Background: an optimization exercise with open tools, aiming at small area, a short achievable clock period and few clock cycles per item. Do not read the settings as production practice.
The RTL was checked by simulation tests, not by an equivalence proof against the original design.

===== flow/design.v =====
module SNN(
	clk,
	rst_n,
	cg_en,
	in_valid,
	img,
	ker,
	weight,
	out_valid,
	out_data
);
input clk;
input rst_n;
input in_valid;
input cg_en;
input [7:0] img;
input [7:0] ker;
input [7:0] weight;
output reg out_valid;
output reg [9:0] out_data;
integer idx;
genvar gen_idx;
reg [8-1 : 0] imgshreg  [0 : 15-1];  
reg [8-1 : 0] kernelreg [0 : 9-1];   
reg [8-1 : 0] weightreg [0 : 4-1];   
reg [20-1 : 0] conv1_result;
reg [ 8-1 : 0] quant_conv1;
reg [8-1 : 0] maxpool_l;  
reg [8-1 : 0] maxpool_r;
reg [4-1 : 0] pool_cnt;
reg [8-1 : 0] pooled_arr [0 : 4-1];
reg [8-1 : 0] flatten_arr1 [0 : 4-1];  
reg [8-1 : 0] flatten_arr2 [0 : 4-1];  
reg [10-1 : 0] L1_sum;
reg [10-1 : 0] out_data_buffer; 
reg started;
reg [10-1 : 0] ex_mem [0 : 12-1]; 
reg [8-1 : 0] smult_a [0 : 9-1];
reg [8-1 : 0] smult_b [0 : 9-1];
wire [16-1 : 0] smult_out [0 : 9-1];
generate
	for(gen_idx = 0; gen_idx < 9; gen_idx = gen_idx+1)begin
		assign smult_out[gen_idx] = smult_a[gen_idx] * smult_b[gen_idx];
	end
endgenerate
wire [17-1 : 0] ssum2_out [0 : 4-1];
assign ssum2_out[0] = smult_out[0] + smult_out[1];
assign ssum2_out[1] = smult_out[2] + smult_out[3];
assign ssum2_out[2] = smult_out[4] + smult_out[5];
assign ssum2_out[3] = smult_out[6] + smult_out[7];
wire [20-1 : 0] sum9_out = ssum2_out[0] + ssum2_out[1] + ssum2_out[2] + ssum2_out[3] + smult_out[8];
reg [20-1 : 0] sdiv_dend;
reg [12-1 : 0] sdiv_dor;
wire[ 8-1 : 0] sdiv_result;
assign sdiv_result = sdiv_dend / sdiv_dor;
reg [8-1 : 0] scmp_a;
reg [8-1 : 0] scmp_b;
wire scmp_result;
assign scmp_result = scmp_a > scmp_b;
reg [8-1 : 0] smin_a;
reg [8-1 : 0] smin_b;
wire [8-1 : 0] smin_out;
assign smin_out = smin_a - smin_b;
localparam S_INIT = 'd0;
localparam S_PUREIN  = 'd1;
localparam S_SDOT  = 'd2;
localparam S_SQUZ  = 'd3;
localparam S_DQUANT  = 'd4;
localparam S_FLAT2 = 'd5;
localparam S_CALC = 'd6;
localparam S_OUTPUT = 'd7;
localparam S_TRAP = 'd8;
reg [3:0] cs, ns;
reg [6 : 0] cnt;
always @(posedge clk or negedge rst_n) begin
	if(!rst_n) cs <= S_INIT;
	else cs <= ns;
end
always @(*) begin
	case(cs)
		S_INIT: ns = (in_valid)? S_PUREIN: S_INIT;
		S_PUREIN :begin
			if(~in_valid) ns = S_TRAP;
			else ns = (cnt == 14)? S_SDOT : S_PUREIN;
		end 
		S_SDOT :begin
			if(~in_valid) ns = S_TRAP;
			ns = (cnt == 71)? S_SQUZ : S_SDOT;
		end 
		S_SQUZ : ns = (cnt == 73)? S_DQUANT : S_SQUZ;
		S_DQUANT: ns = (cnt == 75)? S_FLAT2 : S_DQUANT;
		S_FLAT2: ns = (cnt ==78)? S_CALC : S_FLAT2;
		S_CALC: ns = S_OUTPUT;
		S_OUTPUT: ns = S_INIT;
		S_TRAP: ns = S_TRAP;
		default: ns = S_INIT;
	endcase
end
always @(posedge clk or negedge rst_n) begin
	if(!rst_n)cnt <= 0;
	else begin
		case (cs)
			S_INIT: cnt <= 1;
			S_PUREIN, S_SDOT: cnt <= cnt + 1;
			S_SQUZ: cnt <= cnt + 1;
			S_DQUANT: cnt <= cnt + 1;
			S_FLAT2: cnt <= cnt + 1;
			S_CALC:  cnt <= 0;
		endcase
	end
end
wire ctrl_imgshreg = (cs == S_DQUANT || cs == S_FLAT2 || cs == S_CALC || cs == S_OUTPUT) ? 1'b1 : 1'b0;
wire G_sleep_imgshreg = (cg_en && started)? ctrl_imgshreg : 1'b0;
reg ctrl_kernelreg0;
wire G_sleep_kernelreg0 = (cg_en && started)? ctrl_kernelreg0 : 1'b0;
always @(*) begin
	case (cs)
		S_INIT: ctrl_kernelreg0 = 1'b0;
		S_PUREIN: ctrl_kernelreg0 = (cnt <= 8)? 1'b0 : 1'b1;
		default: ctrl_kernelreg0 = 1'b1;
	endcase
end
reg ctrl_weightreg0;
wire G_sleep_weightreg0 = (cg_en && started)? ctrl_weightreg0 : 1'b0;
always @(*) begin
	case (cs)
		S_INIT: ctrl_weightreg0 = 1'b0;
		S_PUREIN: ctrl_weightreg0 = (cnt <= 3)? 1'b0 : 1'b1;
		default: ctrl_weightreg0 = 1'b1;
	endcase
end
reg ctrl_weightreg1;
wire G_sleep_weightreg1 = (cg_en && started)? ctrl_weightreg1 : 1'b0;
always @(*) begin
	case (cs)
			S_INIT: ctrl_weightreg1 = (in_valid)? 1'b0 : 1'b1;
			S_PUREIN: ctrl_weightreg1 = (cnt <= 3)? 1'b0 : 1'b1;
		default: ctrl_weightreg1 = 1'b1;
	endcase
end
wire ctrl_start = started;
wire G_sleep_start = (cg_en && started)? ctrl_start : 1'b0;
reg ctrl_flatarr1;
wire G_sleep_flatarr1 = (cg_en && started)? ctrl_flatarr1 : 1'b0;
always @(*) begin
	case (cs)
			S_SDOT: ctrl_flatarr1 = (cnt >= 40)? 1'b0 : 1'b1;
			S_DQUANT, S_FLAT2, S_CALC: ctrl_flatarr1 = 1'b0;
		default: ctrl_flatarr1 = 1'b1;
	endcase
end
reg ctrl_flatarr2;
wire G_sleep_flatarr2 = (cg_en && started)? ctrl_flatarr2 : 1'b0;
always @(*) begin
	case (cs)
			S_SDOT: ctrl_flatarr2 = (cnt >= 67)? 1'b0 : 1'b1;
			S_DQUANT, S_FLAT2, S_CALC: ctrl_flatarr2 = 1'b0;
		default: ctrl_flatarr2 = 1'b1;
	endcase
end
reg ctrl_odb;
wire G_sleep_odb = (cg_en && started)? ctrl_odb : 1'b0;
always @(*) begin
	case (cs)
			S_SDOT: ctrl_odb = (cnt == 78)? 1'b0 : 1'b1;
			S_CALC: ctrl_odb = 1'b0;
		default: ctrl_odb = 1'b1;
	endcase
end
reg ctrl_l1sum;
wire G_sleep_l1sum = (cg_en && started)? ctrl_l1sum : 1'b0;
always @(*) begin
	case (cs)
			S_DQUANT: ctrl_l1sum = (cnt >= 74)? 1'b0 : 1'b1;
			S_FLAT2, S_CALC: ctrl_l1sum = 1'b0;
		default: ctrl_l1sum = 1'b1;
	endcase
end
reg ctrl_mxpool;
wire G_sleep_mxpool = (cg_en && started)? ctrl_mxpool : 1'b0;
always @(*) begin
	case (cs)
		S_SDOT, S_SQUZ, S_DQUANT: ctrl_mxpool = 1'b0;
		default: ctrl_mxpool = 1'b1;
	endcase
end
always @(posedge clk or negedge rst_n) begin
	if(!rst_n) started <= 0;
	else if(!G_sleep_start) begin
		if(in_valid) started <= 1;	
	end
end
always @(posedge clk or negedge rst_n) begin
	if(!rst_n) imgshreg[14] <= 0;
	else if(!G_sleep_imgshreg) begin
		case(cs)
			S_INIT, S_PUREIN, S_SDOT: imgshreg[14] <= img;
			S_DQUANT, S_FLAT2, S_CALC, S_OUTPUT: imgshreg[14] <= ~imgshreg[14];
		endcase
	end
end
always @(posedge clk or negedge rst_n) begin
	if(!rst_n)begin
		for(idx = 0; idx <= 13; idx = idx+1)begin
			imgshreg[idx] <=0;
		end
	end else if(!G_sleep_imgshreg) begin
		case (cs)
			S_PUREIN, S_SDOT, S_SQUZ:begin
				for(idx = 0; idx <= 13; idx = idx+1)begin
					imgshreg[idx] <= imgshreg[idx+1];
				end
			end
			S_DQUANT, S_FLAT2, S_CALC, S_OUTPUT:begin
				for(idx = 0; idx <= 13; idx = idx+1)begin
					imgshreg[idx] <= ~imgshreg[idx+1];
				end
			end
		endcase
	end
end
always @(posedge clk or negedge rst_n) begin
	if(!rst_n) kernelreg[8] <= 0;
	else if(!G_sleep_kernelreg0) begin
		if((cs == S_INIT) || (cs == S_PUREIN && cnt < 9))begin
			kernelreg[8] <= ker;
		end
	end
end
always @(posedge clk or negedge rst_n) begin
	if(!rst_n)begin
		for(idx = 0; idx <= 7; idx = idx+1)begin
			kernelreg[idx] <= 0;			
		end
	end else if(!G_sleep_kernelreg0) begin
		if(cs == S_PUREIN && cnt < 9)begin
			for(idx = 0; idx <= 7; idx = idx+1)begin
				kernelreg[idx] <= kernelreg[idx + 1];			
			end
		end
	end
end
always @(posedge clk or negedge rst_n) begin
	if(!rst_n) weightreg[3] <= 0;
	else if(!G_sleep_weightreg0) begin
		if((cs == S_INIT) || (cs == S_PUREIN && cnt < 4))begin
			weightreg[3] <= weight;
		end
	end
end
always @(posedge clk or negedge rst_n) begin
	if(!rst_n)begin
		for(idx = 0; idx <= 2; idx = idx+1)begin
			weightreg[idx] <= 0;			
		end
	end else if(!G_sleep_weightreg1) begin
		if(cs == S_PUREIN && cnt < 4)begin
			for(idx = 0; idx <= 2; idx = idx+1)begin
				weightreg[idx] <= weightreg[idx + 1];			
			end
		end
	end
end
always @(*) begin
	case (cs)
		S_SDOT:begin
			case (cnt)
				7'd40:begin
					smult_a[0] = pooled_arr[0];
					smult_a[1] = pooled_arr[1];
					smult_b[0] = weightreg[0];
					smult_b[1] = weightreg[2];
					for(idx = 2; idx < 9; idx = idx+1)begin
						smult_a[idx] = 0;
						smult_b[idx] = 0;
					end
				end
				7'd41:begin
					smult_a[0] = pooled_arr[0];
					smult_a[1] = pooled_arr[1];
					smult_b[0] = weightreg[1];
					smult_b[1] = weightreg[3];
					for(idx = 2; idx < 9; idx = idx+1)begin
						smult_a[idx] = 0;
						smult_b[idx] = 0;
					end
				end
				7'd42:begin
					smult_a[0] = pooled_arr[2];
					smult_a[1] = pooled_arr[3];
					smult_b[0] = weightreg[0];
					smult_b[1] = weightreg[2];
					for(idx = 2; idx < 9; idx = idx+1)begin
						smult_a[idx] = 0;
						smult_b[idx] = 0;
					end
				end
				7'd43:begin
					smult_a[0] = pooled_arr[2];
					smult_a[1] = pooled_arr[3];
					smult_b[0] = weightreg[1];
					smult_b[1] = weightreg[3];
					for(idx = 2; idx < 9; idx = idx+1)begin
						smult_a[idx] = 0;
						smult_b[idx] = 0;
					end
				end
				7'd67:begin
					smult_a[0] = pooled_arr[2];
					smult_a[1] = pooled_arr[3];
					smult_b[0] = weightreg[0];
					smult_b[1] = weightreg[2];
					for(idx = 2; idx < 9; idx = idx+1)begin
						smult_a[idx] = 0;
						smult_b[idx] = 0;
					end
				end
				default:begin
					smult_a[0] = imgshreg[ 0];
					smult_a[1] = imgshreg[ 1];
					smult_a[2] = imgshreg[ 2];
					smult_a[3] = imgshreg[ 6];
					smult_a[4] = imgshreg[ 7];
					smult_a[5] = imgshreg[ 8];
					smult_a[6] = imgshreg[12];
					smult_a[7] = imgshreg[13];
					smult_a[8] = imgshreg[14];
					for(idx = 0; idx < 9; idx = idx+1)begin			
						smult_b[idx] = kernelreg[idx];
					end
				end 
			endcase
		end
		S_SQUZ:begin
			smult_a[0] = imgshreg[ 0];
			smult_a[1] = imgshreg[ 1];
			smult_a[2] = imgshreg[ 2];
			smult_a[3] = imgshreg[ 6];
			smult_a[4] = imgshreg[ 7];
			smult_a[5] = imgshreg[ 8];
			smult_a[6] = imgshreg[12];
			smult_a[7] = imgshreg[13];
			smult_a[8] = imgshreg[14];
			for(idx = 0; idx < 9; idx = idx+1)begin			
				smult_b[idx] = kernelreg[idx];
			end
		end
		S_DQUANT:begin
				smult_a[0] = pooled_arr[1];
				smult_a[1] = pooled_arr[2];
				smult_b[0] = weightreg[1];
				smult_b[1] = weightreg[3];
				for(idx = 2; idx < 9; idx = idx+1)begin
					smult_a[idx] = 0;
					smult_b[idx] = 0;
				end
		end
		S_FLAT2:begin
			case(cnt)
				7'd76:begin
					smult_a[0] = pooled_arr[2];
					smult_a[1] = pooled_arr[3];
					smult_b[0] = weightreg[0];
					smult_b[1] = weightreg[2];
					for(idx = 2; idx < 9; idx = idx+1)begin
						smult_a[idx] = 0;
						smult_b[idx] = 0;
					end
				end
				7'd77:begin
					smult_a[0] = pooled_arr[2];
					smult_a[1] = pooled_arr[3];
					smult_b[0] = weightreg[1];
					smult_b[1] = weightreg[3];
					for(idx = 2; idx < 9; idx = idx+1)begin
						smult_a[idx] = 0;
						smult_b[idx] = 0;
					end
				end
				default:begin
					for(idx = 0; idx < 9; idx = idx+1)begin
						smult_a[idx] = 0;
						smult_b[idx] = 0;
					end
				end
			endcase
		end
		default:begin
			for(idx = 0; idx < 9; idx = idx+1)begin
				smult_a[idx] = 0;
				smult_b[idx] = 0;
			end
		end
	endcase
end
always @(*) begin
	case (cs)
		S_SDOT,S_SQUZ:begin
			sdiv_dend = conv1_result;
			sdiv_dor = (cnt == 41 || cnt == 42 || cnt == 43 || cnt ==44 || cnt == 68)? 510 : 2295;
		end
		S_SQUZ:begin
			sdiv_dend = conv1_result;
			sdiv_dor = 2295;
		end
		S_DQUANT:begin
			sdiv_dend = conv1_result;
			sdiv_dor = 510;
		end
		S_FLAT2:begin
			sdiv_dend = conv1_result;
			sdiv_dor = 510;
		end
		default:begin
			sdiv_dend = 0;
			sdiv_dor = 1;
		end
	endcase
end
always @(posedge clk or negedge rst_n) begin
	if(!rst_n)begin
		conv1_result <= 0;
	end else begin
		case (cs)
			S_SDOT:begin
				case (cnt)
					7'd40, 7'd41, 7'd42, 7'd43, 7'd67: conv1_result <= ssum2_out[0];
					default: conv1_result <= sum9_out;
				endcase
			end 
			S_SQUZ: conv1_result <= sum9_out;
			S_DQUANT: conv1_result <= ssum2_out[0];
			S_FLAT2: conv1_result <= ssum2_out[0];
		endcase
	end
end
always @(posedge clk or negedge rst_n)begin
	if(!rst_n) quant_conv1 <= 0;
	else if(cs == S_SDOT || cs == S_SQUZ || cs == S_DQUANT)begin
		quant_conv1 <= sdiv_result;
	end
end
always @(posedge clk or negedge rst_n) begin
	if(!rst_n) pool_cnt <= 0;
	else begin
		case (cs)
			S_INIT: pool_cnt <= 14; 
			S_SDOT:begin
				if(cnt >= 40 && cnt <= 51) pool_cnt <= 4'hc;
				else if(cnt == 52) pool_cnt <= 0;
				else pool_cnt <= (pool_cnt == 11)? 0 : pool_cnt + 1;
			end
			S_SQUZ, S_DQUANT: pool_cnt <= (pool_cnt == 11)? 0 : pool_cnt + 1;
		endcase
	end
end
always @(posedge clk or negedge rst_n) begin
	if(!rst_n)begin
		maxpool_l <= 0;
		maxpool_r <= 0;
	end else if(!G_sleep_mxpool) if(cs == S_SDOT || cs == S_SQUZ || cs == S_DQUANT)begin
		case (pool_cnt)
			4'h0: maxpool_l <= quant_conv1; 
			4'h1, 4'h6, 4'h7: maxpool_l <= (scmp_result)? quant_conv1 : maxpool_l;
			4'h2: maxpool_r <= quant_conv1;
			4'h3, 4'h8, 4'h9: maxpool_r <= (scmp_result)? quant_conv1 : maxpool_r;
		endcase
	end else begin
		maxpool_l <= ~maxpool_l;
		maxpool_r <= ~maxpool_r;
	end
end
always @(*) begin
	if(cs == S_SDOT || cs == S_SQUZ || cs == S_DQUANT)begin
		case (pool_cnt)
			4'h1, 4'h6, 4'h7:begin
				scmp_a = quant_conv1;
				scmp_b = maxpool_l;
			end
			4'h3, 4'h8, 4'h9:begin
				scmp_a = quant_conv1;
				scmp_b = maxpool_r;
			end
			default:begin
				scmp_a = quant_conv1;
				scmp_b = maxpool_l;
			end
		endcase
	end else begin
		scmp_a = quant_conv1;
		scmp_b = maxpool_l;
	end
end
always @(posedge clk or negedge rst_n) begin
	if(!rst_n)begin
		pooled_arr[3] <= 0;
		pooled_arr[2] <= 0;
		pooled_arr[1] <= 0;
		pooled_arr[0] <= 0;
	end else begin
		if(cs == S_SDOT || cs == S_SQUZ || cs == S_DQUANT)begin
			if(pool_cnt == 8)begin
				pooled_arr[3] <= maxpool_l;
				pooled_arr[2] <= pooled_arr[3];
				pooled_arr[1] <= pooled_arr[2];
				pooled_arr[0] <= pooled_arr[1];
			end else if(pool_cnt == 10)begin
				pooled_arr[3] <= maxpool_r;
				pooled_arr[2] <= pooled_arr[3];
				pooled_arr[1] <= pooled_arr[2];
				pooled_arr[0] <= pooled_arr[1];
			end 
		end
	end
end
always @(posedge clk or negedge rst_n) begin
	if(!rst_n)begin
		flatten_arr1[3] <= 0;
		flatten_arr1[2] <= 0;
		flatten_arr1[1] <= 0;
		flatten_arr1[0] <= 0;
	end else if(!G_sleep_flatarr1) begin
		case(cs)
			S_INIT, S_PUREIN, S_OUTPUT :begin
				flatten_arr1[3] <= cnt;
				flatten_arr1[2] <= ~flatten_arr1[3];
				flatten_arr1[1] <= ~flatten_arr1[2];
				flatten_arr1[0] <= ~flatten_arr1[1];
			end
			S_SDOT:begin
				if(cnt < 7'd41)begin
					flatten_arr1[3] <= cnt;
					flatten_arr1[2] <= ~flatten_arr1[3];
					flatten_arr1[1] <= ~flatten_arr1[2];
					flatten_arr1[0] <= ~flatten_arr1[1];
				end else if(cnt == 7'd41 || cnt == 7'd42 || cnt == 7'd43 || cnt ==7'd44)begin
					flatten_arr1[3] <= sdiv_result;
					flatten_arr1[2] <= flatten_arr1[3];
					flatten_arr1[1] <= flatten_arr1[2];
					flatten_arr1[0] <= flatten_arr1[1];
				end
			end
		endcase
	end 		
end
always @(posedge clk or negedge rst_n) begin
	if(!rst_n)begin
		flatten_arr2[3] <= 0;
		flatten_arr2[2] <= 0;
		flatten_arr2[1] <= 0;
		flatten_arr2[0] <= 0;
	end else if(!G_sleep_flatarr2) begin
		case(cs)
			S_INIT, S_PUREIN, S_OUTPUT:begin
				flatten_arr2[3] <= cnt;
				flatten_arr2[2] <= ~flatten_arr2[3];
				flatten_arr2[1] <= ~flatten_arr2[2];
				flatten_arr2[0] <= ~flatten_arr2[1];
			end
			S_SDOT:begin
				if(cnt < 7'd68)begin
					flatten_arr2[3] <= cnt;
					flatten_arr2[2] <= ~flatten_arr2[3];
					flatten_arr2[1] <= ~flatten_arr2[2];
					flatten_arr2[0] <= ~flatten_arr2[1];
				end else if(cnt == 7'd68)begin
					flatten_arr2[3] <= sdiv_result;
				end
			end
			S_DQUANT:begin
				if(cnt == 7'd75)begin
					flatten_arr2[3] <= sdiv_result;
					flatten_arr2[2] <= flatten_arr2[3];
				end
			end
			S_FLAT2:begin
				if(cnt == 7'd77 || cnt == 7'd78)begin
					flatten_arr2[3] <= sdiv_result;
					flatten_arr2[2] <= flatten_arr2[3];
					flatten_arr2[1] <= flatten_arr2[2];
					flatten_arr2[0] <= flatten_arr2[1];
				end
			end
		endcase
	end
end
always @(*) begin
	case (cs)
		S_DQUANT:begin
			if(cnt == 75)begin
				smin_a = (flatten_arr1[0] > flatten_arr2[3])? flatten_arr1[0] : flatten_arr2[3];
				smin_b = (flatten_arr1[0] > flatten_arr2[3])? flatten_arr2[3] : flatten_arr1[0];
			end else begin
				smin_a = 0;
				smin_b = 0;
			end
		end
		S_FLAT2:begin
			case (cnt)
				7'd77:begin
					smin_a = (flatten_arr1[1] > flatten_arr2[3])? flatten_arr1[1] : flatten_arr2[3];
					smin_b = (flatten_arr1[1] > flatten_arr2[3])? flatten_arr2[3] : flatten_arr1[1];
				end
				7'd78:begin
					smin_a = (flatten_arr1[2] > flatten_arr2[3])? flatten_arr1[2] : flatten_arr2[3];
					smin_b = (flatten_arr1[2] > flatten_arr2[3])? flatten_arr2[3] : flatten_arr1[2];
				end
				default:begin
					smin_a = 0;
					smin_b = 0;
				end 
			endcase
		end
		S_CALC:begin
			smin_a = (flatten_arr1[3] > flatten_arr2[3])? flatten_arr1[3] : flatten_arr2[3];
			smin_b = (flatten_arr1[3] > flatten_arr2[3])? flatten_arr2[3] : flatten_arr1[3];
		end
		default:begin
			smin_a = 0;
			smin_b = 0;
		end
	endcase
end
always @(posedge clk or negedge rst_n) begin
	if(!rst_n) L1_sum <= 0;
	else if(!G_sleep_l1sum) begin
		case (cs)
			S_INIT, S_PUREIN, S_SDOT, S_SQUZ: L1_sum <= ~L1_sum;
			S_DQUANT: if(cnt == 75) L1_sum <= smin_out;
			S_FLAT2:  if(cnt == 7'd77 || cnt == 7'd78) L1_sum <= L1_sum + smin_out;
		endcase
	end
end
always @(posedge clk or negedge rst_n) begin
	if(!rst_n)begin
		for(idx = 0; idx < 12; idx = idx+1)begin
			ex_mem[idx] <= 0;
		end
	end else if(!G_sleep_start) if(cs == S_INIT && in_valid)begin
		ex_mem[ 0] <= {ker[4:0], weight[4:0]};
		ex_mem[ 1] <= ex_mem[ 0];
		ex_mem[ 2] <= ex_mem[ 1];
		ex_mem[ 3] <= ex_mem[ 2];
		ex_mem[ 4] <= ex_mem[ 3];
		ex_mem[ 5] <= ex_mem[ 4];
		ex_mem[ 6] <= ex_mem[ 5];
		ex_mem[ 7] <= ex_mem[ 6];
		ex_mem[ 8] <= ex_mem[ 7];
		ex_mem[ 9] <= ex_mem[ 8];
		ex_mem[10] <= ex_mem[ 9];
		ex_mem[11] <= ex_mem[10];
	end else begin
		ex_mem[ 0] <= ex_mem[11];
		ex_mem[ 1] <= ex_mem[ 0];
		ex_mem[ 2] <= ex_mem[ 1];
		ex_mem[ 3] <= ex_mem[ 2];
		ex_mem[ 4] <= ex_mem[ 3];
		ex_mem[ 5] <= ex_mem[ 4];
		ex_mem[ 6] <= ex_mem[ 5];
		ex_mem[ 7] <= ex_mem[ 6];
		ex_mem[ 8] <= ex_mem[ 7];
		ex_mem[ 9] <= ex_mem[ 8];
		ex_mem[10] <= ex_mem[ 9];
		ex_mem[11] <= ex_mem[10];
	end
end
always @(posedge clk or negedge rst_n) begin
	if(!rst_n)begin
		out_data_buffer <= 0;
	end else if(!G_sleep_odb) begin
		if(cs == S_CALC)begin
			out_data_buffer <= ((L1_sum + smin_out) >= 16)? L1_sum + smin_out : 0;
		end else if(cs == S_SQUZ)begin
			out_data_buffer <= {ex_mem[1][4:0], ex_mem[5][9:5]};
		end else if(cs == S_DQUANT)begin
			out_data_buffer <= {ex_mem[3][4:0], ex_mem[10][9:5]};
		end else begin
			out_data_buffer <= ~out_data_buffer;
		end
	end
end
always @(posedge clk or negedge rst_n) begin
	if(!rst_n)begin
		out_valid <= 0;
	end else begin
		if(cs == S_CALC)begin
			out_valid <= 1;
		end else begin
			out_valid <= 0;
		end
	end
end
always @(*) begin
	out_data = (out_valid)? out_data_buffer : 0;
end
endmodule

===== flow/run.sh =====
#!/bin/bash
# synth_recipe.tcl (not shown) runs the flow's synth.tcl, then flattens the netlist and writes it again
# the make line also repeats each setting of config.mk as NAME=value (left out here)
make -C /OpenROAD-flow-scripts/flow DESIGN_CONFIG=/design/flow/config.mk WORK_HOME=/design/flow/orfs CLKGATE_MAP_FILE= SYNTH_SCRIPT=/design/flow/synth_recipe.tcl finish

===== flow/config.mk =====
export PLATFORM = sky130hd
export DESIGN_NAME = SNN
export DESIGN_NICKNAME = SNN
export VERILOG_FILES = /design/flow/design.v
export SDC_FILE = /design/flow/constraint.sdc
export NUM_CORES = 4
export LEC_CHECK = 0
export CAP_MARGIN = 20
export CORE_MARGIN = 2
export CORE_UTILIZATION = 40
export SLEW_MARGIN = 20

===== flow/constraint.sdc =====
create_clock -name core_clock -period 41.5 [get_ports {clk}]
set_input_delay 8.3000 -clock core_clock [delete_from_list [all_inputs] [get_ports {clk}]]
set_output_delay 8.3000 -clock core_clock [all_outputs]
set_load 0.01 [all_outputs]

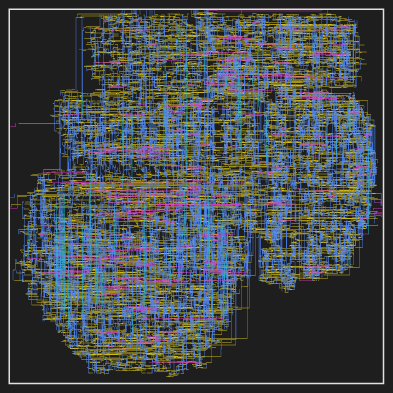
Fig. 1. Wiring by layer.
(1 px per µm)
legend:
  M4:
    color: cyan
    wire_length: 4530 µm
  M2:
    color: blue
    wire_length: 71.2 mm
  M1:
    color: yellow
    wire_length: 70.6 mm
  M3:
    color: magenta
    wire_length: 8490 µm
DR WL/cell: 19.5 µm
total track usage: 22.3%
Post-Route WL: 155 mm
Vias: 43600

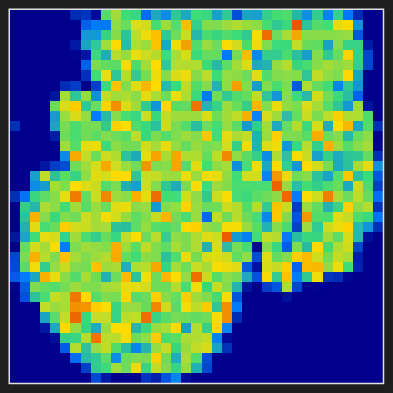
Fig. 2. Local utilization.
(1 px per µm) The die is cut into 37 by 37 equal tiles; dark blue is low, red is high, 0 to 100% covered.
tiles over 75% full: 7.0%
emptiest ninth of the die: south-east
fullest tile: 90%
Final Util: 45.0%
Initial Util: 40.2%
core footprint: 135000 µm²

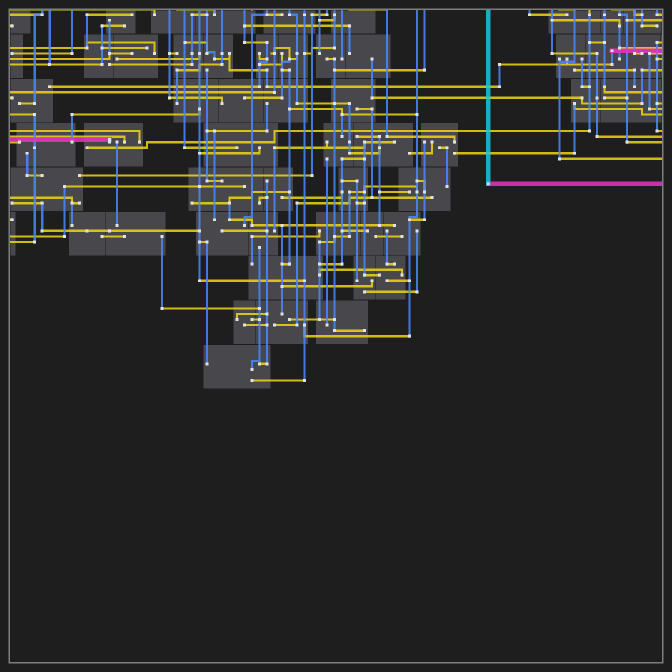
Fig. 3. Zoomed window.
Region (260, 73) to (300, 113) µm. Cells in gray, sequential cells in the stronger gray; small squares are vias.
legend:
  M3:
    color: magenta
  M2:
    color: blue
  M1:
    color: yellow
  M4:
    color: cyan
cells with their middle in the window: 50
most frequent: buf_4 (8), a21oi_1 (7), ha_1 (6)
sequential cells in the window: 0

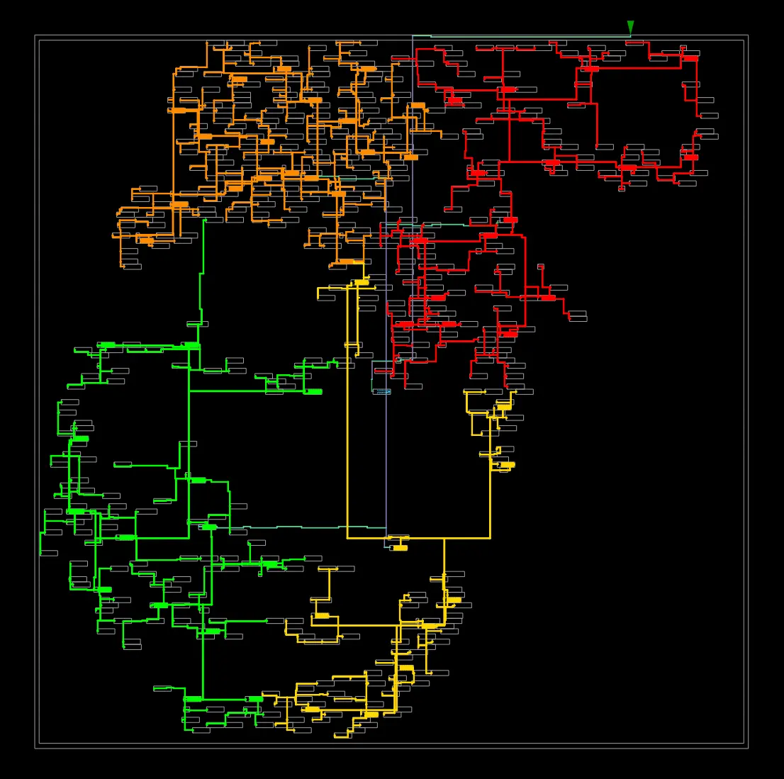
Fig. 4. The clock tree on the layout.
H-tree levels: 2
FF+latch count: 497
Clock Sinks: 497
Clock Tree Root: clkbuf_16

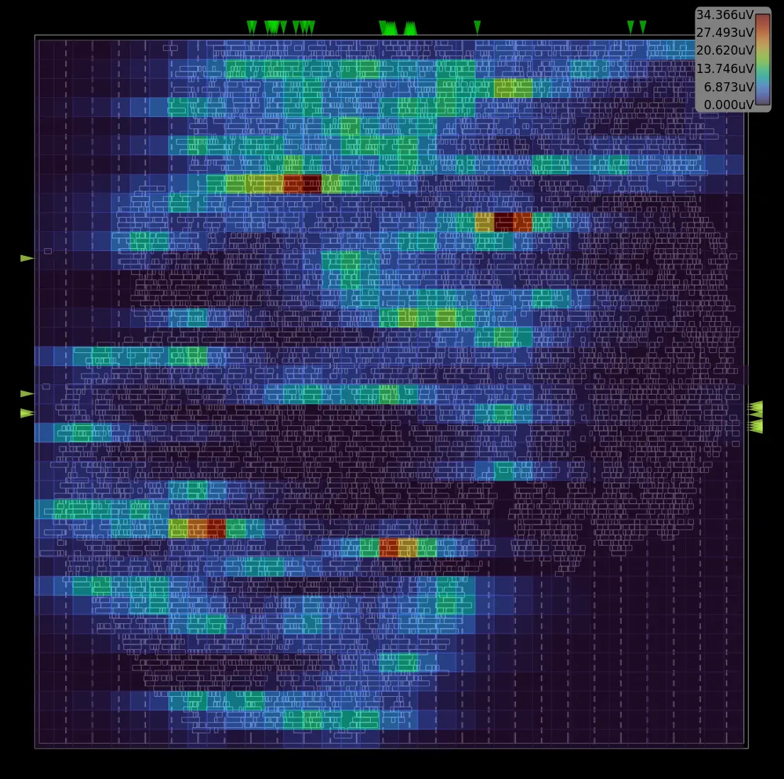
Fig. 5. Static IR drop.

==> flow_summary_export.csv <==
group,metric,value,unit
status,status,"complete, no violations",
logic_synthesis,synth_top_area_share,22.9,%
sta,fin_skew,0.0607,ns
logic_synthesis,synth_top_family_by_area,"adder cells",
sta,hold_viol,0,
final_layout,sh_seq_area,20.5,%
final_layout,final_cells,7929,
die,die_h,373,µm
logic_synthesis,synth_seq_area_share,22.9,%
die,dieArea,139000,µm²
final_layout,synthToLayoutAreaGrowth,11.8,%
global_route,use_met3,3.13,%
logic_synthesis,synth-async-reset-ratio,100,%
final_layout,buffers,284,
place,dp.cells,7732,
detailed_routing,drt_first_iter_violations,3263,
critical_path,crit_buf_inv,10,
place,place.gp.congestion,0.900,
final_layout,clkCellAreaFrac,3.66,%
logic_synthesis,synth_xor_area_share,4.05,%
detailed_routing,route.met3.wl,8.49,mm
critical_path,critPathMaxFanout,8,
global_route,busiest_layer,"met2",
sta,rsz0062_at_grt,"yes",
detailed_routing,wl_met2,71.2,mm
logic_synthesis,synth_nets,7142,
global_route,grtUsageMet1,31.2,%
detailed_routing,via_per_inst,5.50,
critical_path,crit_start,"cnt[0]",
sta,tns,0,ns
die,fp-row-count,135,
sta,drv_slew,0,
detailed_routing,dr.pass1.iters,7,
die,die-width,373,µm
global_route,grtUsageMet2,36.0,%
Testbench counts, summed over its fixed seeds: cycles 194,392, items 2,400.

-- separate check: timing with driven ports --
In the flow no input, the clock included, has a driving cell. The finished layout below was timed again as built, in two steps. Step 1: set_driving_cell puts a clkbuf_16 on clk and a buf_2 on each other input, an assumption about the parent block. Step 2, shift: input delay + t, output delay - t, t = (earliest + latest rising clock arrival at the registers) / 2. This alone moves slack from input paths to output paths. Slacks: ideal / step 1 / step 2; pairs: ideal / step 1.
t, ns: 0.749
setup WS [ns]: 1.175 / 1.175 / 1.175
worst setup path after step 2: register to register
pins driven straight from the clock port: 1
After both steps setup and hold are still met in this run. The setup slack of this run moves by 0.000 ns with the drivers and by 0.000 ns with both steps.
